This design comes from an exercise in tuning for small area and a short achievable clock period on the open sky130 flow, not from production work.
Where RTL was checked, it was by simulation tests only, not by an equivalence proof against the original.
Not every run is shown, and edits may drop behaviour that the tests do not exercise.
For runs 2 to 4, only the layout was checked, not whether the RTL still works.

==> design/flow/design.v <==
module decom(
	input clk,
	input rst_n,
	input [15:0] data_in,
	output reg[15:0] data_out_o,
	output reg[15:0] data_out_e
);
reg cnt;
reg [15:0] data_o_temp;
reg [15:0] data_e_temp;
always @(posedge clk or negedge rst_n) begin
	if(~rst_n)
		cnt <= 0;
	else
		cnt <= cnt + 1;
end
always @(posedge clk or negedge rst_n) begin
	if(!rst_n)
		data_o_temp <= 0;
	else if(cnt == 1'b0)
		data_o_temp <= data_in;
end
always @(posedge clk or negedge rst_n) begin
	if(!rst_n)
		data_e_temp <= 0;
	else if(cnt == 1'b1)
		data_e_temp <= data_in;
end
always@(posedge clk or negedge rst_n) begin
	if(!rst_n)
		data_out_e <= 0;
	else
		data_out_e <= data_e_temp;
end
always@(posedge clk or negedge rst_n) begin
	if(!rst_n)
		data_out_o <= 0;
	else
		data_out_o <= data_o_temp;
end
endmodule
module filter(
	input clk,
	input rst_n,
	input signed  [15:0] data_in,
	output signed [19:0] data_out
);
reg signed [15:0 ]  shift_reg[4];
parameter COF0 = 0  ;
parameter COF1 = 0  ;
parameter COF2 = 0  ;
parameter COF3 = 0  ;
wire signed [31:0] mul_temp0 = shift_reg[0] * COF0;
wire signed [31:0] mul_temp1 = shift_reg[1] * COF1;
wire signed [31:0] mul_temp2 = shift_reg[2] * COF2;
wire signed [31:0] mul_temp3 = shift_reg[3] * COF3;
assign data_out = mul_temp0[31:8] + mul_temp1[31:8] + mul_temp2[31:8] + mul_temp3[31:8];
genvar  i;
generate
	for(i = 0; i < 3 ; i = i + 1)begin:shift_reg_inst
		always @(posedge clk or negedge rst_n) begin
			if(!rst_n)
				shift_reg[i] <= 0;
			else
				shift_reg[i] <= shift_reg[i+1];
		end
	end
endgenerate
always @(posedge clk or negedge rst_n) begin
	if(!rst_n) begin
		shift_reg[3] <= 0;
		end
	else
		shift_reg[3] <= data_in;
end
endmodule
module wavlet(
	input clk,
	input rst_n,
	input [15:0] data_in,
	output signed [20:0] data_out_hd,
	output signed [20:0] data_out_ld
);
localparam HD_COF0 = -59;
localparam HD_COF1 = 183;
localparam HD_COF2 = -162;
localparam HD_COF3 = -7;
localparam HD_COF4 = 48;
localparam HD_COF5 = 8;
localparam HD_COF6 = -8;
localparam HD_COF7 = -3;
localparam LD_COF0 = -3;
localparam LD_COF1 = 8;
localparam LD_COF2 = 8;
localparam LD_COF3 = -48;
localparam LD_COF4 = -7;
localparam LD_COF5 = 162;
localparam LD_COF6 = 183;
localparam LD_COF7 = 59;
wire signed [19:0] hd_out_e;
wire signed [19:0] hd_out_o;
wire signed [19:0] ld_out_e;
wire signed [19:0] ld_out_o;
wire signed [15:0] data_out_o;
wire signed [15:0] data_out_e;
decom decom_inst (
        .clk         (clk         ) , 
        .rst_n       (rst_n       ) , 
        .data_in     (data_in     ) , 
        .data_out_o  (data_out_o  ) , 
        .data_out_e  (data_out_e  )); 
filter #(
        .COF0      (HD_COF0      ),
        .COF1      (HD_COF2      ),
        .COF2      (HD_COF4      ),
        .COF3      (HD_COF6      ))
       filter_inst0 (
        .clk       (clk       ) , 
        .rst_n     (rst_n     ) , 
        .data_in   (data_out_o) , 
        .data_out  (hd_out_o  )); 
filter #(
        .COF0      (LD_COF0      ),
        .COF1      (LD_COF2      ),
        .COF2      (LD_COF4      ),
        .COF3      (LD_COF6      ))
       filter_inst1 (
        .clk       (clk       ) , 
        .rst_n     (rst_n     ) , 
        .data_in   (data_out_o) , 
        .data_out  (ld_out_o  )); 
filter #(
        .COF0      (HD_COF1      ),
        .COF1      (HD_COF3      ),
        .COF2      (HD_COF5      ),
        .COF3      (HD_COF7      ))
       filter_inst2 (
        .clk       (clk       ) , 
        .rst_n     (rst_n     ) , 
        .data_in   (data_out_e) , 
        .data_out  (hd_out_e  )); 
filter #(
        .COF0      (LD_COF1      ),
        .COF1      (LD_COF3      ),
        .COF2      (LD_COF5      ),
        .COF3      (LD_COF7      ))
       filter_inst3 (
        .clk       (clk       ) , 
        .rst_n     (rst_n     ) , 
        .data_in   (data_out_e) , 
        .data_out  (ld_out_e  )); 
assign data_out_hd = hd_out_e + hd_out_o;
assign data_out_ld = ld_out_e + ld_out_o;
endmodule
==> design/flow/run.sh <==
#!/bin/bash
# synth_recipe.tcl (not shown) runs the flow's synth.tcl, then flattens the netlist and writes it again
# the make line also repeats each setting of config.mk as NAME=value (left out here)
make -C /OpenROAD-flow-scripts/flow DESIGN_CONFIG=/design/flow/config.mk WORK_HOME=/design/flow/orfs CLKGATE_MAP_FILE= SYNTH_SCRIPT=/design/flow/synth_recipe.tcl finish
==> design/flow/config.mk <==
export PLATFORM = sky130hd
export DESIGN_NAME = wavlet
export DESIGN_NICKNAME = wavlet
export VERILOG_FILES = /design/flow/design.v
export SDC_FILE = /design/flow/constraint.sdc
export NUM_CORES = 4
export LEC_CHECK = 0
export CAP_MARGIN = 20
export CORE_MARGIN = 2
export CORE_UTILIZATION = 40
export SLEW_MARGIN = 20
==> design/flow/constraint.sdc <==
create_clock -name core_clock -period 12.0 [get_ports {clk}]
set_input_delay 2.4000 -clock core_clock [delete_from_list [all_inputs] [get_ports {clk}]]
set_output_delay 2.4000 -clock core_clock [all_outputs]
set_load 0.01 [all_outputs]
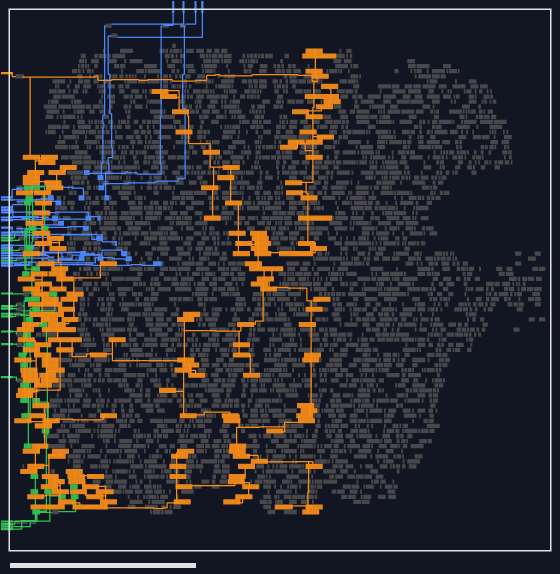
Fig. 1. I/O nets highlighted (run 1).
Scale bar: 100 µm.
| colour | port | bits | direction | edge | end cells | buffers | wire |
|---|---|---|---|---|---|---|---|
| green | `data_in` | 16 | input | left | 32 | 16 | 787 µm |
| orange | `rst_n` | 1 | input | left | 193 | 3 | 1890 µm |
| blue | `data_out_ld` | 21 | output | 17 left, 4 top | 21 | 21 | 1420 µm |
I/O pin count: 60
Port Buffers: 59

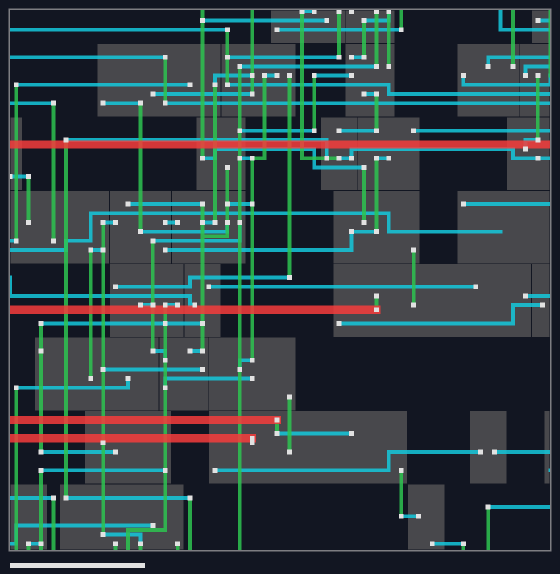
Fig. 2. Zoomed window (run 1).
Scale bar: 5 µm. Window x 207 to 227, y 207 to 227 µm. Cells in grey, sequential cells in the stronger grey; small squares are vias.
| colour | layer |
|---|---|
| green | met2 |
| cyan | met1 |
| red | met3 |
cells with their middle in the window: 23
sequential cells in the window: 0

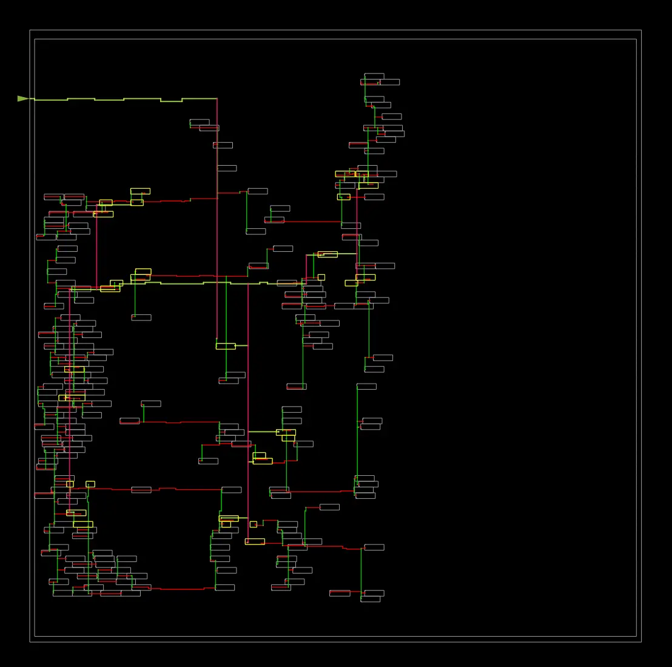
Fig. 3. The clock network (run 1).
clock sinks: 193
CTS Buf Count: 17
# clk buffers: 17
worst-skew pair later-pin latency: 0.48 ns
Seq Cell Count: 193

[run 1: cell usage in the layout (no fill, tap or decap), types with 10 or more instances in the layout]
cell             netlist  routed
o21bai_1              27      27
mux2_2                35      35
buf_4                  0      23
nor2b_1               56      56
dfrtp_1              193     187
a211oi_1              11      10
xnor2_1              211     209
a21oi_1              165     150
o21ai_1               55      53
nand2b_1              28      28
or3_1                 14      14
clkbuf_16              0      17
nand3_1               48      48
and3_1                25      25
nor2_1               167     166
nand4_1               10      10
nor3_1                57      56
a31oi_1               14      12
o21a_1                34      34
fa_1                 347     347
a21o_1                56      56
xor2_1                76      75
o21ai_0               29      28
ha_1                 724     724
inv_1                800     800
clkdlybuf4s50_1        0      53
a21boi_1              11      11
a21oi_2                1      16
nand2_1               84      84
[run 1: cells by family after synthesis]
group,share of synthesized area
xor gates and xnor gates,0.0798
adders and majority gates,0.490
DFF,0.148
and+or+nand+nor,0.0779
muxes,0.0127
buffers and inverters,0.0938
AOI/OAI and AO/OA,0.0985
[run 1: per-layer routing]
layer	vias up	share of wire
li1	11300	-
met5	-	0
met2	218	0.43
met3	36	0.025
met1	10600	0.53
met4	0	0.012
==> flow_metrics.env, run 1 <==
export IMPL_min_period_ns=11.45
export IMPL_initial_utilization=0.405
export IMPL_hold_viol=0
export IMPL_multi_input_area_share=0.702
export IMPL_dominant_cells="multi-input combinational cells"
export IMPL_status="finished clean"
export IMPL_antenna_cells=0
export IMPL_syn_inst=3429
export IMPL_crit_type="flip-flop to primary output"
export IMPL_holdBufCountCts=0
export IMPL_synth_area_leaders="ha_1 (28%), fa_1 (21%), dfrtp_1 (15%)"
export IMPL_synth_largest_area_cell="ha_1"
export IMPL_finClkSkew_ns=0.0126
export IMPL_cts_tree="built"
export IMPL_r2r_end="decom_inst.data_e_temp[12]"
export IMPL_rows=104
export IMPL_die_h_um=290
export IMPL_globalplace_congestion=0.845
export IMPL_crit_required_ns=9.60
export IMPL_first_pass_iters=5
export IMPL_cp_arrival_ns=9.05
export IMPL_stdcell_count=4594
export IMPL_min_to="filter_inst1.shift_reg[3][1]"
export IMPL_met3_usage=0.0142
export IMPL_ys_ff_latch=193
export IMPL_place_ws_ns=0.317
export IMPL_cap_violations=0
export IMPL_n_all_inverters=807
export IMPL_clock_root_buffer="clkbuf_16"
export IMPL_multi_input_area_um2=25000
export IMPL_final_util=0.441
export IMPL_max_stage_delay_ns=0.55
export IMPL_met2_usage=0.280
export IMPL_cts_resized=11
export IMPL_synthArstFlopShare=1.00
export IMPL_synth_most_common_cell="inv_1"
export IMPL_synthFlopType="dfrtp_1"
export IMPL_h_tree_depth=4
export IMPL_cp_common_cell="fa_1"
export IMPL_clock_area_frac=0.0178
export IMPL_nMultiInputCombCells=2420
export IMPL_synth_top_cell_area_share=0.277
export IMPL_grt_max_degree=75
export IMPL_rr_worst_depth=2
export IMPL_vias=22200
export IMPL_crit_family="adder cells"
export IMPL_cts_setup_buffers=0
export IMPL_hold_class="flip-flop to flip-flop"
export IMPL_track_usage=0.178
export IMPL_grt_met1_usage=0.268
export IMPL_grt_ovfl_total=0
export IMPL_synth_seq_area_share=0.148
export IMPL_bufAreaShareNonClock=0.0218
export IMPL_buffers=82
export IMPL_cp_num_cells=34
export IMPL_path_max_fanout=4
export IMPL_postRouteAntennaNets=0
export IMPL_dp_hpwl_mm=62.2
export IMPL_rr_startpoint="decom_inst.cnt"
export IMPL_taps=1060
export IMPL_drc=0
export IMPL_seqCellArea_um2=4840
export IMPL_relSlewSlack=0.398
export IMPL_whs_ns=0.344
Fig. 4: run 1, cells coloured by class
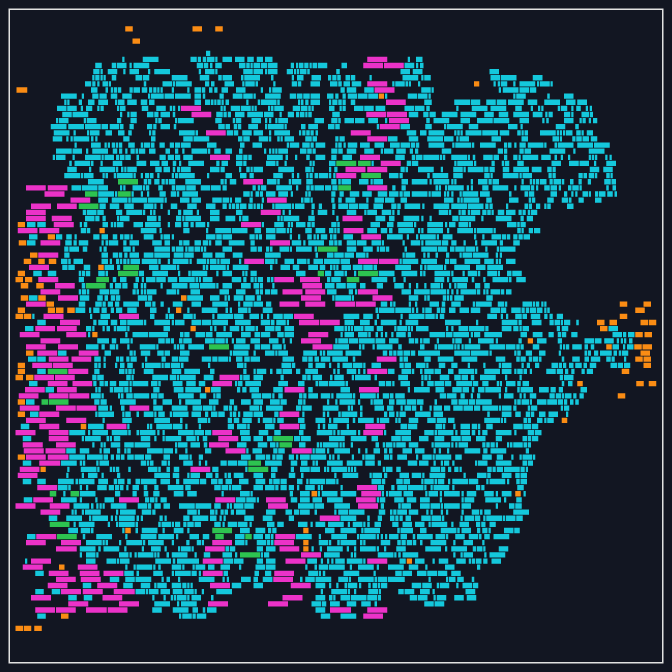

## Run 2: files that changed since run 1, shown whole
==> design/flow/design.v <==
module wavlet(
	input clk,
	input rst_n,
	input [15:0] data_in,
	output reg signed [20:0] data_out_hd,
	output reg signed [20:0] data_out_ld
);
reg [15:0] x1, x2, x3, x4, x5, x6;
reg ph;
always @(posedge clk or negedge rst_n) begin
	if (!rst_n) begin
		ph <= 1'b1;
		x1 <= 16'd0; x2 <= 16'd0; x3 <= 16'd0; x4 <= 16'd0; x5 <= 16'd0; x6 <= 16'd0;
	end else begin
		ph <= ~ph;
		x1 <= data_in; x2 <= x1; x3 <= x2; x4 <= x3; x5 <= x4; x6 <= x5;
	end
end
wire [15:0] o2 = ph ? x2 : x3;
wire [15:0] o3 = ph ? x4 : x3;
wire [15:0] o4 = ph ? x4 : x5;
wire [15:0] o5 = ph ? x6 : x5;
wire [15:0] e2 = ph ? x3 : x2;
wire [15:0] e3 = ph ? x3 : x4;
wire [15:0] e4 = ph ? x5 : x4;
wire [15:0] e5 = ph ? x5 : x6;
wire hd_o2_m8_c = ~|{o2[4], o2[3], o2[2], o2[1], o2[0]};
wire [10:0] hd_o3_p48_u = {3'b0, ~{o3[3], o3[2], o3[1], o3[0], 1'b0, 1'b0, 1'b0, 1'b0}} + {3'b0, {o3[1], o3[0], 1'b0, 1'b0, 1'b0, 1'b0, 1'b0, 1'b0}} + 11'd1;
wire [10:0] hd_o4_m162_u = {3'b0, ~{o4[6], o4[5], o4[4], o4[3], o4[2], o4[1], o4[0], 1'b0}} + {3'b0, ~{o4[2], o4[1], o4[0], 1'b0, 1'b0, 1'b0, 1'b0, 1'b0}} + {3'b0, ~{o4[0], 1'b0, 1'b0, 1'b0, 1'b0, 1'b0, 1'b0, 1'b0}} + 11'd3;
wire [10:0] hd_o5_m59_u = {3'b0, {o5[7], o5[6], o5[5], o5[4], o5[3], o5[2], o5[1], o5[0]}} + {3'b0, {o5[5], o5[4], o5[3], o5[2], o5[1], o5[0], 1'b0, 1'b0}} + {3'b0, ~{o5[1], o5[0], 1'b0, 1'b0, 1'b0, 1'b0, 1'b0, 1'b0}} + 11'd1;
wire [10:0] hd_e2_m3_u = {3'b0, {e2[7], e2[6], e2[5], e2[4], e2[3], e2[2], e2[1], e2[0]}} + {3'b0, ~{e2[5], e2[4], e2[3], e2[2], e2[1], e2[0], 1'b0, 1'b0}} + 11'd1;
wire [10:0] hd_e4_m7_u = {3'b0, {e4[7], e4[6], e4[5], e4[4], e4[3], e4[2], e4[1], e4[0]}} + {3'b0, ~{e4[4], e4[3], e4[2], e4[1], e4[0], 1'b0, 1'b0, 1'b0}} + 11'd1;
wire [10:0] hd_e5_p183_u = {3'b0, ~{e5[7], e5[6], e5[5], e5[4], e5[3], e5[2], e5[1], e5[0]}} + {3'b0, ~{e5[4], e5[3], e5[2], e5[1], e5[0], 1'b0, 1'b0, 1'b0}} + {3'b0, ~{e5[1], e5[0], 1'b0, 1'b0, 1'b0, 1'b0, 1'b0, 1'b0}} + 11'd3;
wire [20:0] hd_sum = {o2[15], ~o2[14], ~o2[13], ~o2[12], ~o2[11], ~o2[10], ~o2[9], ~o2[8], ~o2[7], ~o2[6], ~o2[5]}
    + {hd_o2_m8_c}
    + {o3[15], ~o3[14], ~o3[13], ~o3[12], ~o3[11], ~o3[10], ~o3[9], ~o3[8], ~o3[7], ~o3[6], ~o3[5], ~o3[4]}
    + {~o3[15], o3[14], o3[13], o3[12], o3[11], o3[10], o3[9], o3[8], o3[7], o3[6], o3[5], o3[4], o3[3], o3[2]}
    + {hd_o3_p48_u[10], hd_o3_p48_u[9], hd_o3_p48_u[8]}
    + {o4[15], ~o4[14], ~o4[13], ~o4[12], ~o4[11], ~o4[10], ~o4[9], ~o4[8], ~o4[7]}
    + {o4[15], ~o4[14], ~o4[13], ~o4[12], ~o4[11], ~o4[10], ~o4[9], ~o4[8], ~o4[7], ~o4[6], ~o4[5], ~o4[4], ~o4[3]}
    + {o4[15], ~o4[14], ~o4[13], ~o4[12], ~o4[11], ~o4[10], ~o4[9], ~o4[8], ~o4[7], ~o4[6], ~o4[5], ~o4[4], ~o4[3], ~o4[2], ~o4[1]}
    + {hd_o4_m162_u[10], hd_o4_m162_u[9], hd_o4_m162_u[8]}
    + {~o5[15], o5[14], o5[13], o5[12], o5[11], o5[10], o5[9], o5[8]}
    + {~o5[15], o5[14], o5[13], o5[12], o5[11], o5[10], o5[9], o5[8], o5[7], o5[6]}
    + {o5[15], ~o5[14], ~o5[13], ~o5[12], ~o5[11], ~o5[10], ~o5[9], ~o5[8], ~o5[7], ~o5[6], ~o5[5], ~o5[4], ~o5[3], ~o5[2]}
    + {hd_o5_m59_u[10], hd_o5_m59_u[9], hd_o5_m59_u[8]}
    + {~e2[15], e2[14], e2[13], e2[12], e2[11], e2[10], e2[9], e2[8]}
    + {e2[15], ~e2[14], ~e2[13], ~e2[12], ~e2[11], ~e2[10], ~e2[9], ~e2[8], ~e2[7], ~e2[6]}
    + {hd_e2_m3_u[10], hd_e2_m3_u[9], hd_e2_m3_u[8]}
    + {~e3[15], e3[14], e3[13], e3[12], e3[11], e3[10], e3[9], e3[8], e3[7], e3[6], e3[5]}
    + {~e4[15], e4[14], e4[13], e4[12], e4[11], e4[10], e4[9], e4[8]}
    + {e4[15], ~e4[14], ~e4[13], ~e4[12], ~e4[11], ~e4[10], ~e4[9], ~e4[8], ~e4[7], ~e4[6], ~e4[5]}
    + {hd_e4_m7_u[10], hd_e4_m7_u[9], hd_e4_m7_u[8]}
    + {e5[15], ~e5[14], ~e5[13], ~e5[12], ~e5[11], ~e5[10], ~e5[9], ~e5[8]}
    + {e5[15], ~e5[14], ~e5[13], ~e5[12], ~e5[11], ~e5[10], ~e5[9], ~e5[8], ~e5[7], ~e5[6], ~e5[5]}
    + {e5[15], ~e5[14], ~e5[13], ~e5[12], ~e5[11], ~e5[10], ~e5[9], ~e5[8], ~e5[7], ~e5[6], ~e5[5], ~e5[4], ~e5[3], ~e5[2]}
    + {~e5[15], e5[14], e5[13], e5[12], e5[11], e5[10], e5[9], e5[8], e5[7], e5[6], e5[5], e5[4], e5[3], e5[2], e5[1], e5[0]}
    + {hd_e5_p183_u[10], hd_e5_p183_u[9], hd_e5_p183_u[8]}
    + 21'd2011392;
wire [10:0] ld_o2_p183_u = {3'b0, ~{o2[7], o2[6], o2[5], o2[4], o2[3], o2[2], o2[1], o2[0]}} + {3'b0, ~{o2[4], o2[3], o2[2], o2[1], o2[0], 1'b0, 1'b0, 1'b0}} + {3'b0, ~{o2[1], o2[0], 1'b0, 1'b0, 1'b0, 1'b0, 1'b0, 1'b0}} + 11'd3;
wire [10:0] ld_o3_m7_u = {3'b0, {o3[7], o3[6], o3[5], o3[4], o3[3], o3[2], o3[1], o3[0]}} + {3'b0, ~{o3[4], o3[3], o3[2], o3[1], o3[0], 1'b0, 1'b0, 1'b0}} + 11'd1;
wire [10:0] ld_o5_m3_u = {3'b0, {o5[7], o5[6], o5[5], o5[4], o5[3], o5[2], o5[1], o5[0]}} + {3'b0, ~{o5[5], o5[4], o5[3], o5[2], o5[1], o5[0], 1'b0, 1'b0}} + 11'd1;
wire [10:0] ld_e2_p59_u = {3'b0, ~{e2[7], e2[6], e2[5], e2[4], e2[3], e2[2], e2[1], e2[0]}} + {3'b0, ~{e2[5], e2[4], e2[3], e2[2], e2[1], e2[0], 1'b0, 1'b0}} + {3'b0, {e2[1], e2[0], 1'b0, 1'b0, 1'b0, 1'b0, 1'b0, 1'b0}} + 11'd2;
wire [10:0] ld_e3_p162_u = {3'b0, {e3[6], e3[5], e3[4], e3[3], e3[2], e3[1], e3[0], 1'b0}} + {3'b0, {e3[2], e3[1], e3[0], 1'b0, 1'b0, 1'b0, 1'b0, 1'b0}} + {3'b0, {e3[0], 1'b0, 1'b0, 1'b0, 1'b0, 1'b0, 1'b0, 1'b0}};
wire [10:0] ld_e4_m48_u = {3'b0, {e4[3], e4[2], e4[1], e4[0], 1'b0, 1'b0, 1'b0, 1'b0}} + {3'b0, ~{e4[1], e4[0], 1'b0, 1'b0, 1'b0, 1'b0, 1'b0, 1'b0}} + 11'd1;
wire [20:0] ld_sum = {o2[15], ~o2[14], ~o2[13], ~o2[12], ~o2[11], ~o2[10], ~o2[9], ~o2[8]}
    + {o2[15], ~o2[14], ~o2[13], ~o2[12], ~o2[11], ~o2[10], ~o2[9], ~o2[8], ~o2[7], ~o2[6], ~o2[5]}
    + {o2[15], ~o2[14], ~o2[13], ~o2[12], ~o2[11], ~o2[10], ~o2[9], ~o2[8], ~o2[7], ~o2[6], ~o2[5], ~o2[4], ~o2[3], ~o2[2]}
    + {~o2[15], o2[14], o2[13], o2[12], o2[11], o2[10], o2[9], o2[8], o2[7], o2[6], o2[5], o2[4], o2[3], o2[2], o2[1], o2[0]}
    + {ld_o2_p183_u[10], ld_o2_p183_u[9], ld_o2_p183_u[8]}
    + {~o3[15], o3[14], o3[13], o3[12], o3[11], o3[10], o3[9], o3[8]}
    + {o3[15], ~o3[14], ~o3[13], ~o3[12], ~o3[11], ~o3[10], ~o3[9], ~o3[8], ~o3[7], ~o3[6], ~o3[5]}
    + {ld_o3_m7_u[10], ld_o3_m7_u[9], ld_o3_m7_u[8]}
    + {~o4[15], o4[14], o4[13], o4[12], o4[11], o4[10], o4[9], o4[8], o4[7], o4[6], o4[5]}
    + {~o5[15], o5[14], o5[13], o5[12], o5[11], o5[10], o5[9], o5[8]}
    + {o5[15], ~o5[14], ~o5[13], ~o5[12], ~o5[11], ~o5[10], ~o5[9], ~o5[8], ~o5[7], ~o5[6]}
    + {ld_o5_m3_u[10], ld_o5_m3_u[9], ld_o5_m3_u[8]}
    + {e2[15], ~e2[14], ~e2[13], ~e2[12], ~e2[11], ~e2[10], ~e2[9], ~e2[8]}
    + {e2[15], ~e2[14], ~e2[13], ~e2[12], ~e2[11], ~e2[10], ~e2[9], ~e2[8], ~e2[7], ~e2[6]}
    + {~e2[15], e2[14], e2[13], e2[12], e2[11], e2[10], e2[9], e2[8], e2[7], e2[6], e2[5], e2[4], e2[3], e2[2]}
    + {ld_e2_p59_u[10], ld_e2_p59_u[9], ld_e2_p59_u[8]}
    + {~e3[15], e3[14], e3[13], e3[12], e3[11], e3[10], e3[9], e3[8], e3[7]}
    + {~e3[15], e3[14], e3[13], e3[12], e3[11], e3[10], e3[9], e3[8], e3[7], e3[6], e3[5], e3[4], e3[3]}
    + {~e3[15], e3[14], e3[13], e3[12], e3[11], e3[10], e3[9], e3[8], e3[7], e3[6], e3[5], e3[4], e3[3], e3[2], e3[1]}
    + {ld_e3_p162_u[10], ld_e3_p162_u[9], ld_e3_p162_u[8]}
    + {~e4[15], e4[14], e4[13], e4[12], e4[11], e4[10], e4[9], e4[8], e4[7], e4[6], e4[5], e4[4]}
    + {e4[15], ~e4[14], ~e4[13], ~e4[12], ~e4[11], ~e4[10], ~e4[9], ~e4[8], ~e4[7], ~e4[6], ~e4[5], ~e4[4], ~e4[3], ~e4[2]}
    + {ld_e4_m48_u[10], ld_e4_m48_u[9], ld_e4_m48_u[8]}
    + {~e5[15], e5[14], e5[13], e5[12], e5[11], e5[10], e5[9], e5[8], e5[7], e5[6], e5[5]}
    + 21'd2011392;
always @(posedge clk or negedge rst_n) begin
	if (!rst_n) begin
		data_out_hd <= 21'd0;
		data_out_ld <= 21'd0;
	end else begin
		data_out_hd <= hd_sum;
		data_out_ld <= ld_sum;
	end
end
endmodule
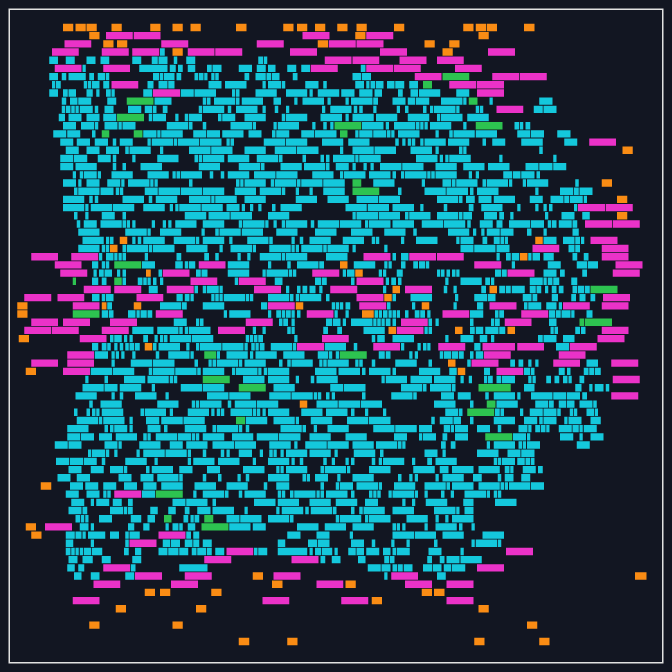
Fig. 5. Cells coloured by class (run 2).
| colour | class | cells |
|---|---|---|
| orange | other buffers and delay cells | 81 |
| magenta | flip-flops | 139 |
| green | clock drivers and dummy loads | 32 |
| cyan | all other logic | 1534 |

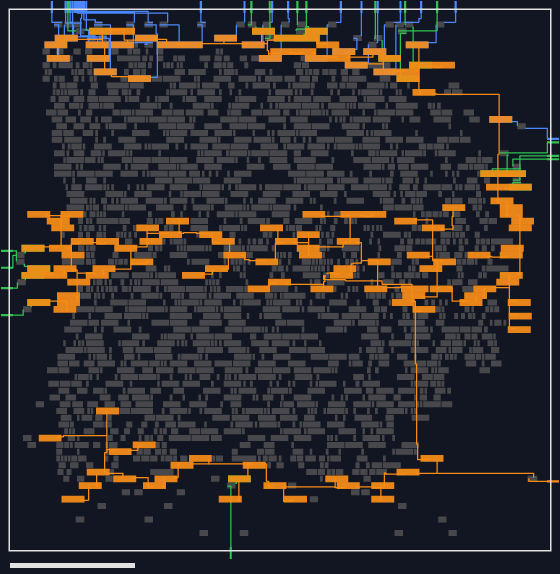
Fig. 6. I/O nets highlighted (run 2).
Scale bar: 50 µm.
| colour | port | bits | direction | edge | end cells | buffers | wire |
|---|---|---|---|---|---|---|---|
| green | `data_in` | 16 | input | 8 top, 4 left, 3 right, 1 bottom | 16 | 16 | 308 µm |
| orange | `rst_n` | 1 | input | right | 139 | 2 | 1270 µm |
| blue | `data_out_ld` | 21 | output | 20 top, 1 right | 21 | 21 | 568 µm |

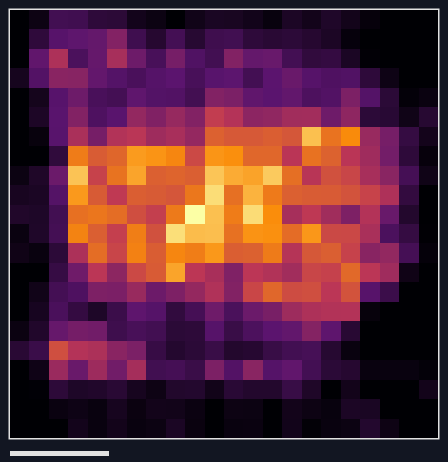
Fig. 7. Wiring heat map (run 2).
Scale bar: 50 µm. The die is cut into 22 by 22 equal tiles; black is low, pale yellow is high, scaled to the fullest tile. Values are wire area over tile area, all layers added.
nearly empty tiles: 15%
densest ninth of the die: centre
emptiest ninth of the die: lower right
mean over tiles: 0.15

==> run 2 against run 1 <==
  * Routed wire length shrank 38%
  * Cell area shrank 44%
  * Synthesized cell count decreased by 50%
  * Synthesized area fell by 45%
  * Core utilization grew 0.95 points
  * Sequential share of layout area is 3.8 points higher
  * Global-route usage grew 3.2 points
  * Critical endpoint is now data_out_hd[14]
  * Critical path type is now flip-flop to flip-flop
  * Register-to-register slack worse by 8.1 ns
  * Critical path depth is 5 lower
  * Largest cell class unchanged
  * Worst hold slack gained 0.0038 ns
  * Die area decreased by 44%
==> flow_metrics.env, run 2 <==
export IMPL_yosys_area_share_simple=0.0549
export IMPL_cts_tree="built"
export IMPL_drc=0
export IMPL_clk_pin_slew_ns=0.07
export IMPL_final_cell_mix="inv_1 (492), fa_1 (370), ha_1 (183)"
export IMPL_relSlewSlack=0.267
export IMPL_vias=11700
export IMPL_first_pass_iters=5
export IMPL_clk_latency_ns=0.47
export IMPL_cp_arrival_ns=9.93
export IMPL_synthFlopType="dfrtp_1"
export IMPL_rsz0062_at_grt="no"
export IMPL_synth_area_mux_share=0.00637
export IMPL_holdBufCountCts=0
export IMPL_status="finished clean"
export IMPL_cts_resized=0
export IMPL_bufAreaShareNonClock=0.0377
export IMPL_globalplace_congestion=0.934
export IMPL_synth_warnings=1
export IMPL_taps=592
export IMPL_seq_cell_count=139
export IMPL_finClkSkew_ns=0.0143
export IMPL_initial_utilization=0.407
export IMPL_stdcell_count=2378
export IMPL_crit_required_ns=12.35
export IMPL_synth_compound_area_share=0.0807
export IMPL_multi_input_area_share=0.631
export IMPL_mostFrequentLayoutCell="inv_1"
export IMPL_synth_most_common_cell="inv_1"
export IMPL_io_pin_count=60
export IMPL_synthAdderAreaFrac=0.537
export IMPL_syn_inst=1699
export IMPL_synth_seq_area_share=0.192
export IMPL_clock_buffers=18
export IMPL_synthArstFlopShare=1.00
export IMPL_synth_top_family_by_area="adder cells"
export IMPL_grt_ovfl_total=0
export IMPL_hold_viol=0
export IMPL_nMultiInputCombCells=1041
export IMPL_dp_hpwl_mm=38.1
export IMPL_synth_xor_area_frac=0.0194
export IMPL_n_all_inverters=493
export IMPL_clock_area_frac=0.0283
export IMPL_cp_common_cell="fa_1"
export IMPL_finalSetupViolations=0
export IMPL_clock_root_buffer="clkbuf_16"
export IMPL_first_iter_violations=778
export IMPL_syn_num_nets=2270
export IMPL_dominant_cells="multi-input combinational cells"
export IMPL_max_stage_delay_ns=1.10
export IMPL_multi_input_area_um2=12600
export IMPL_buffers=81
export IMPL_synth_area_leaders="fa_1 (41%), dfrtp_1 (19%), ha_1 (13%)"
export IMPL_hold_class="flip-flop to flip-flop"
export IMPL_crit_family="adder cells"
export IMPL_cts_num_sinks=139
export IMPL_grt_max_degree=92
export IMPL_cap_violations=0
export IMPL_postRouteAntennaNets=0
export IMPL_place_ws_ns=2.44
export IMPL_dp_cells=2344
export IMPL_rows=77
export IMPL_min_period_ns=9.58
export IMPL_min_period_over_period=0.798
export IMPL_synth_largest_area_cell="fa_1"
export IMPL_port_buffer_count=59
export IMPL_die_h_um=217
export IMPL_ys_ff_latch=139
export IMPL_track_usage=0.209
export IMPL_crit_type="flip-flop to flip-flop"
export IMPL_seqCellArea_um2=3480
export IMPL_path_max_fanout=84
export IMPL_antenna_cells=0
export IMPL_h_tree_depth=4
run 2: cell count changes in the layout (fill, tap and decap cells not counted), sizes merged, moves of 34 or more:
cell	previous run	this run
a21o	56	21
a21oi	166	84
dfrtp	193	138
ha	724	183
inv	815	497
nand2	84	118
nand3	48	6
nor2	167	30
nor3	57	9
o21ai	84	40
xnor2	212	28
xor2	76	12
run 2: per-stage QoR:
step,util,hold WS (ns)
final,0.451,0.348
after global placement,0.438,0.335
after CTS,0.451,0.348
after floorplan,-,0.331
after detailed placement,0.438,0.335
after global routing,0.451,0.358
run 2: final timing paths:
check,startpoint,endpoint,cells past startpoint
worst max-delay path,ph,data_out_hd[14],29
worst min-delay path,x1[3],x2[3],0
worst max register to register,ph,data_out_hd[14],29
worst min register to register,x1[3],x2[3],0
max in group asynchronous,rst_n,x2[15],2
min in group asynchronous,rst_n,data_out_hd[1],1
run 2: layer usage:
layer  up-vias  track usage  part of all wire
met4         0       0.0952             0.041
met3        90       0.0386             0.052
li1       5283            -                 -
met1      6058        0.266              0.41
met2       315        0.349              0.50
met5         -            0                 0
Fig. 8: run 2, zoomed window
Scale bar: 5 µm. Window x 152 to 172, y 152 to 172 µm. Cells in grey, sequential cells in the stronger grey; small squares are vias.
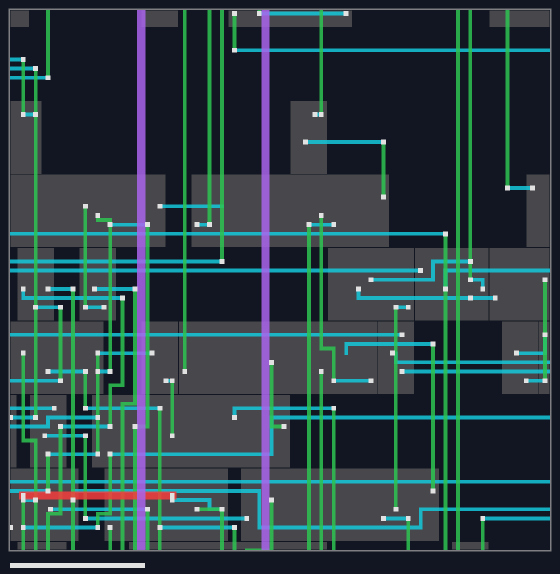

## Run 3: large edit since run 2, in outline
design/flow/design.v: 100 -> 1125 lines; modules unchanged: 0
  wavlet: edited, 100 -> 1125 lines
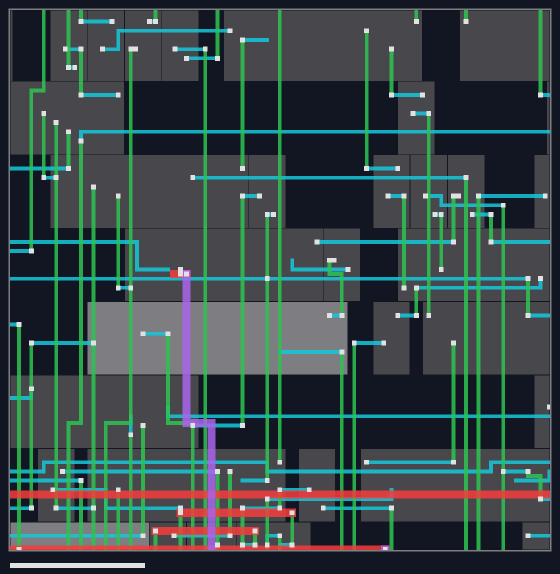
Fig. 9. Zoomed window (run 3).
Scale bar: 5 µm. Window x 154 to 174, y 154 to 174 µm. Cells in grey, sequential cells in the stronger grey; small squares are vias.
| colour | layer |
|---|---|
| green | met2 |
| cyan | met1 |
| purple | met4 |
| red | met3 |
sequential cells in the window: 1
cells with their middle in the window: 23
netlist names of flops here include: `ld_s2_0_1` (1)
most frequent: inv_1 (13), fa_1 (9), dfstp_2 (1)

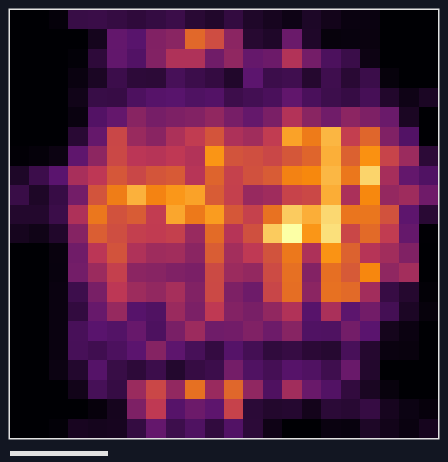
Fig. 10. Wiring heat map (run 3).
Scale bar: 50 µm. The die is cut into 22 by 22 equal tiles; black is low, pale yellow is high, scaled to the fullest tile. Values are wire area over tile area, all layers added.
nearly empty tiles: 17%
tiles over half the peak: 21%
fullest tile: 0.52
final WL: 43.9 mm
global-route usage over all layers: 0.198
WL/cell: 19.1 µm
DR vias: 10900

==> run 3 against run 2 <==
  * Clock-buffer cell count rose by 21
  * Register-to-register slack improved by 2.9 ns
  * Routed wire length fell by 1.3%
  * Global-route usage shrank 1.1 points
  * Critical path depth shrank 15
  * Clock skew grew 0.0020 ns
  * Die area up 1.7%
==> flow_metrics.env, run 3 <==
export IMPL_crit_family="adder cells"
export IMPL_crit_required_ns=12.43
export IMPL_met3_usage=0.0315
export IMPL_cts_buffers=29
export IMPL_synth_most_common_cell="inv_1"
export IMPL_cap_violations=0
export IMPL_final_cell_mix="inv_1 (501), fa_1 (393), dfrtp_1 (163)"
export IMPL_first_pass_iters=5
export IMPL_hold_viol=0
export IMPL_synth_top_cell_area_share=0.428
export IMPL_io_pin_count=60
export IMPL_clock_root_buffer="clkbuf_16"
export IMPL_path_max_fanout=70
export IMPL_port_buffer_count=59
export IMPL_cts_setup_buffers=0
export IMPL_synth_seq_area_share=0.292
export IMPL_r2r_end="hd_s2_10_0"
export IMPL_mostFrequentLayoutCell="inv_1"
export IMPL_hold_class="flip-flop to flip-flop"
export IMPL_grt_busiest_layer="met2"
export IMPL_ys_ff_latch=212
export IMPL_cp_common_cell="fa_1"
export IMPL_min_period_ns=6.67
export IMPL_rr_worst_depth=14
export IMPL_hold_depth=0
export IMPL_synth_largest_area_cell="fa_1"
export IMPL_finClkSkew_ns=0.0163
export IMPL_crit_type="flip-flop to flip-flop"
export IMPL_globalplace_congestion=0.913
export IMPL_rows=78
export IMPL_postRouteAntennaNets=0
export IMPL_h_tree_depth=1
export IMPL_cts_num_sinks=212
export IMPL_met2_usage=0.333
export IMPL_die_h_um=218
export IMPL_cts_resized=0
export IMPL_finalSetupViolations=0
export IMPL_relSlewSlack=0.320
export IMPL_whs_ns=0.347
export IMPL_status="finished clean"
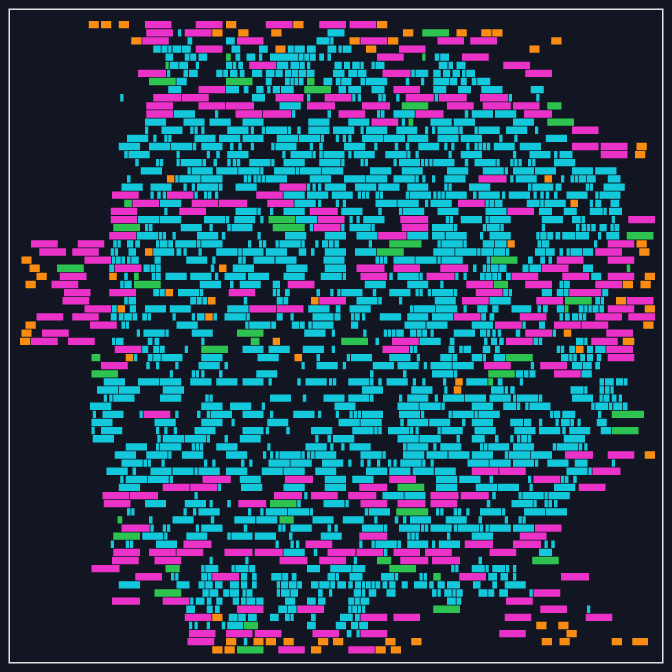
Fig. 11. Cells coloured by class (run 3).
| colour | class | cells |
|---|---|---|
| orange | other buffers and delay cells | 79 |
| cyan | all other logic | 1352 |
| green | clock drivers and dummy loads | 53 |
| magenta | flip-flops | 212 |

run 3: cell count changes in the layout (fill, tap and decap cells not counted), moves of 9 or more:
cell	change
ha_1	-139
dfstp_2	+48
clkbuf_16	+12
a21o_1	-12
inv_1	+9
xnor2_1	-10
fa_1	+23
o21ai_0	-24
dfrtp_1	+25
a21oi_1	-10
nand2_1	-51
run 3: final cells by class:
| class | instances | area [µm²] |
|---|---|---|
| multi-input combinational | 849 | 11000 |
| clock inverter | 14 | 185 |
| inverter | 503 | 1890 |
| timing repair buffer | 79 | 749 |
| sequential | 212 | 5370 |
| tap | 600 | 751 |
| fill | 4173 | 24600 |
| clock buffer | 39 | 823 |
run 3: logic make-up (layout without fill, tap and decap cells):
kind of cell | count (synthesis) | after routing | share of synthesized area
and+or+nand+nor | 177 | 177 | 0.0489
muxes | 11 | 11 | 0.00612
DFF | 212 | 212 | 0.292
AOI/OAI and AO/OA | 181 | 181 | 0.0656
xor gates and xnor gates | 33 | 33 | 0.0157
buffers and inverters | 525 | 635 | 0.108
adders and majority gates | 447 | 447 | 0.463
run 3: metal layers:
layer	vias to the layer above	part of all wire
li1	4818	-
met1	5744	0.42
met2	235	0.50
met3	76	0.046
met4	0	0.035
met5	-	0
Fig. 12: run 3, the clock network
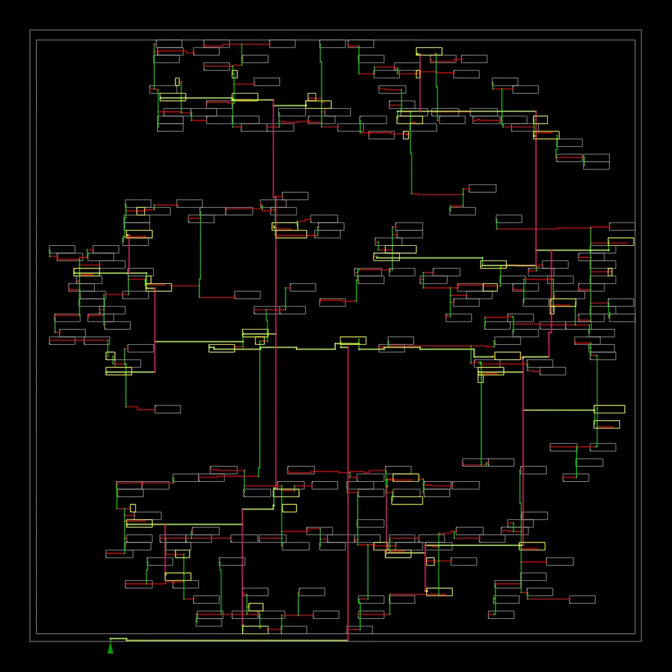

==> run 4: too many edits to list; what changed since run 3 <==
design/flow/design.v: 1125 -> 1023 lines; modules unchanged: 0
  wavlet: edited, 1125 -> 1023 lines
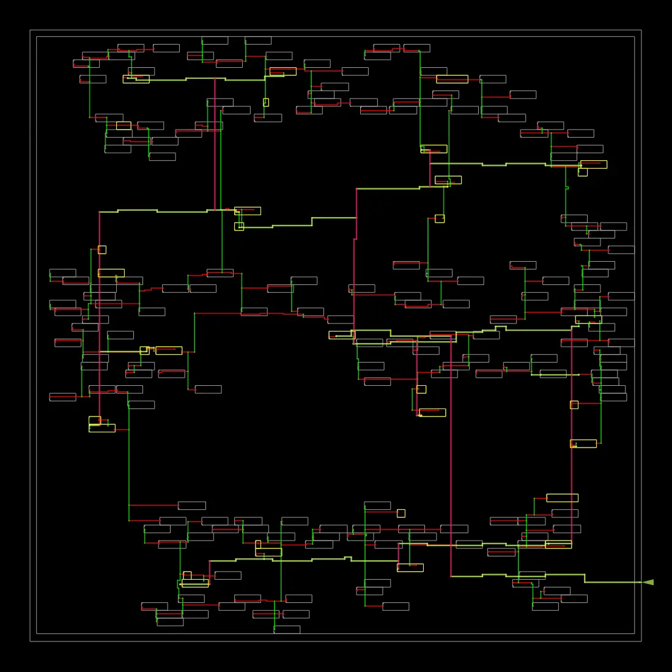
Fig. 13. The clock network (run 4).
worst-skew pair later-pin latency: 0.52 ns
Seq Cell Count: 178

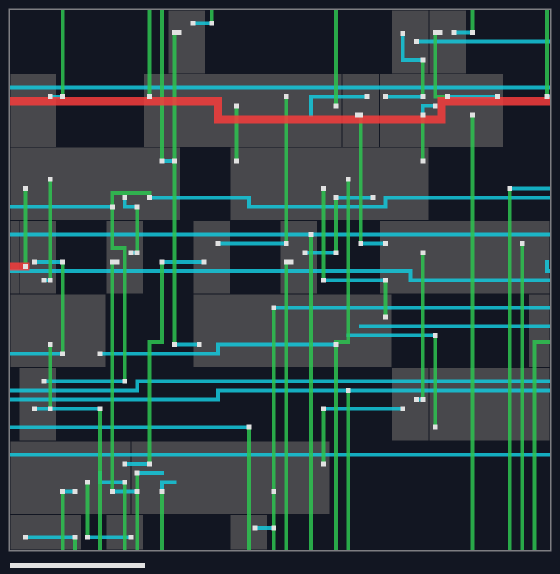
Fig. 14. Zoomed window (run 4).
Scale bar: 5 µm. Window x 151 to 171, y 151 to 171 µm. Cells in grey, sequential cells in the stronger grey; small squares are vias.
| colour | layer |
|---|---|
| green | met2 |
| red | met3 |
| cyan | met1 |
cells with their middle in the window: 19
most frequent: inv_1 (10), fa_1 (8), ha_1 (1)
sequential cells in the window: 0

==> run 4 against run 3 <==
  * Still clean on timing, DRC and antenna
  * First-iteration DRC count rose by 7.3%
  * Critical path type unchanged
  * Largest cell class unchanged
==> flow_metrics.env, run 4 <==
export IMPL_min_period_over_period=0.555
export IMPL_relSlewSlack=0.260
export IMPL_crit_slowest_cell="dfstp_4"
export IMPL_path_max_fanout=92
export IMPL_taps=592
export IMPL_grt_ovfl_total=0
export IMPL_antenna_found_initial=0
export IMPL_clock_area_frac=0.0303
export IMPL_cap_violations=0
export IMPL_holdBufCountCts=0
export IMPL_hold_viol=0
export IMPL_rows=77
export IMPL_endpoint="ld_s1_1_0"
export IMPL_grt_pass1_wl_mm=67.9
export IMPL_r2r_end="ld_s1_1_0"
export IMPL_yosys_area_share_simple=0.0618
export IMPL_dominant_cells="multi-input combinational cells"
export IMPL_clk_pin_slew_ns=0.07
export IMPL_io_pin_count=60
export IMPL_cts_resized=0
export IMPL_place_ws_ns=5.40
export IMPL_initial_utilization=0.403
export IMPL_synth_area_mux_share=0.00770
export IMPL_drc=0
export IMPL_min_period_ns=6.66
export IMPL_final_cell_mix="inv_1 (485), fa_1 (390), dfrtp_1 (150)"
export IMPL_wl_mm=42.4
export IMPL_rsz0062_at_grt="no"
export IMPL_multi_input_area_share=0.575
export IMPL_n_all_inverters=486
export IMPL_synthFlopType="dfrtp_1"
export IMPL_area_growth_pct=10.8
export IMPL_first_pass_iters=5
export IMPL_synth_largest_area_cell="fa_1"
export IMPL_stdcell_count=2259
export IMPL_synth_most_common_cell="inv_1"
export IMPL_seqCellArea_um2=4490
export IMPL_layout_drive_gt1_share=0.0636
export IMPL_clockBufferDepth=2
export IMPL_crit_type="flip-flop to flip-flop"
export IMPL_cts_num_sinks=178
export IMPL_cp_arrival_ns=7.04
export IMPL_clock_root_buffer="clkbuf_16"
export IMPL_finClkSkew_ns=0.0101
export IMPL_cts_buffers=17
export IMPL_buffers=69
export IMPL_seq_cell_share=0.229
export IMPL_dp_hpwl_mm=36.0
export IMPL_mostFrequentLayoutCell="inv_1"
export IMPL_status="finished clean"
export IMPL_crit_family="adder cells"
export IMPL_globalplace_congestion=0.880
export IMPL_cp_startpoint="ph"
export IMPL_cp_common_cell="fa_1"
export IMPL_rr_startpoint="ph"
export IMPL_grt_max_degree=122
export IMPL_port_buffer_count=59
export IMPL_finalSetupViolations=0
export IMPL_synth_warnings=1
export IMPL_postRouteAntennaNets=0
export IMPL_synthAdderAreaFrac=0.478
export IMPL_rr_worst_depth=16
export IMPL_antenna_cells=0
export IMPL_multi_input_area_um2=11300
export IMPL_grt_pass1_vias=12000
export IMPL_whs_ns=0.350
export IMPL_clock_buffers=18
export IMPL_cp_num_cells=16
export IMPL_syn_inst=1590
export IMPL_final_util=0.447
export IMPL_synthArstFlopShare=1.00
export IMPL_syn_num_nets=2045
export IMPL_synth_compound_area_share=0.0698
export IMPL_h_tree_depth=4
export IMPL_cts_setup_buffers=0
export IMPL_ys_ff_latch=178
export IMPL_cts_tree="built"
export IMPL_max_stage_delay_ns=0.86
export IMPL_synth_top_cell_area_share=0.441
export IMPL_bufAreaShareNonClock=0.0351
export IMPL_hold_class="flip-flop to flip-flop"
export IMPL_synth_seq_area_share=0.253
export IMPL_fillers=4221
export IMPL_dp_cells=2226
export IMPL_synth_xor_area_frac=0.0203
export IMPL_synth_top_family_by_area="adder cells"
export IMPL_nMultiInputCombCells=902
export IMPL_crit_required_ns=12.38
export IMPL_tightestPinTransition_ns=1.10
export IMPL_synth_area_leaders="fa_1 (44%), dfrtp_1 (21%), inv_1 (10%)"
export IMPL_die_h_um=214
export IMPL_first_iter_violations=746
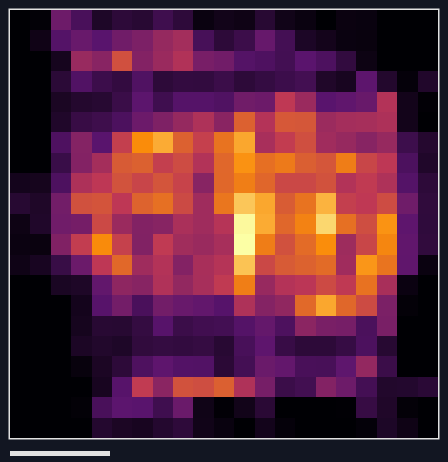
Fig. 15. Wiring heat map (run 4).
Scale bar: 50 µm. The die is cut into 21 by 21 equal tiles; black is low, pale yellow is high, scaled to the fullest tile. Values are wire area over tile area, all layers added.
densest ninth of the die: centre
tiles over half the peak: 21%
fullest tile: 0.54
mean over tiles: 0.15
emptiest ninth of the die: lower left
WL/cell: 18.8 µm
DR vias: 10800
global-route usage over all layers: 0.202

run 4: worst min path at each step:
stage | from | to | slack [ns] | cells past startpoint
after floorplan | ld_s1_0_0 | data_out_ld[0] | 0.33 | 0
after CTS | ld_s1_1_0 | data_out_ld[1] | 0.35 | 0
after global placement | ld_s1_1_0 | data_out_ld[1] | 0.34 | 0
final | ld_s1_1_0 | data_out_ld[1] | 0.35 | 0
after global routing | ld_s1_0_0 | data_out_ld[0] | 0.37 | 0
after detailed placement | ld_s1_1_0 | data_out_ld[1] | 0.34 | 0
run 4: logic make-up after synthesis:
group | after synthesis
mux | 13
simple gates | 224
fa+ha+maj | 444
xor+xnor | 38
flops | 178
compound gates | 183
buf+inv | 510
run 4: per-layer routing:
layer | part of all wire | track usage | up-vias | routed length, µm
li1 | - | - | 4809 | -
met1 | 0.40 | 0.251 | 5603 | 17100
met2 | 0.50 | 0.335 | 250 | 21300
met3 | 0.052 | 0.0504 | 97 | 2210
met4 | 0.043 | 0.0896 | 0 | 1810
met5 | 0 | 0 | - | 0

## re-timing with driven ports
The results above use ideal ports. As a check the final layouts listed here were re-extracted and re-timed, cells and wires unchanged.
Step 1 (the two cells are an assumption about what drives the block):
set clk [get_ports {clk}]
set_driving_cell -lib_cell sky130_fd_sc_hd__clkbuf_16 $clk
set_driving_cell -lib_cell sky130_fd_sc_hd__buf_2 [delete_from_list [all_inputs] $clk]
Step 2 also shifts input and output timing later by t, the mid clock arrival at the registers, as if the neighbouring blocks saw the same clock.
Slacks: no drivers / after step 1 / after step 2; pairs: no drivers / after step 1.
| run | t, ns | setup slack, ns | hold slack, ns | latest minus earliest clock arrival (ns) | cell pins on the clock port's net |
|---|---|---|---|---|---|
| run 1 | 0.536 | 0.553 / 0.495 / 1.031 | 0.344 / 0.344 / 0.344 | 0.014 / 0.014 | 1 |
| run 2 | 0.518 | 2.425 / 2.425 / 2.425 | 0.348 / 0.348 / 0.348 | 0.015 / 0.015 | 1 |
| run 3 | 0.609 | 5.327 / 5.327 / 5.327 | 0.347 / 0.347 / 0.347 | 0.018 / 0.019 | 1 |
| run 4 | 0.566 | 5.337 / 5.337 / 5.337 | 0.350 / 0.350 / 0.350 | 0.012 / 0.012 | 1 |
After both steps every run listed still meets setup and hold.
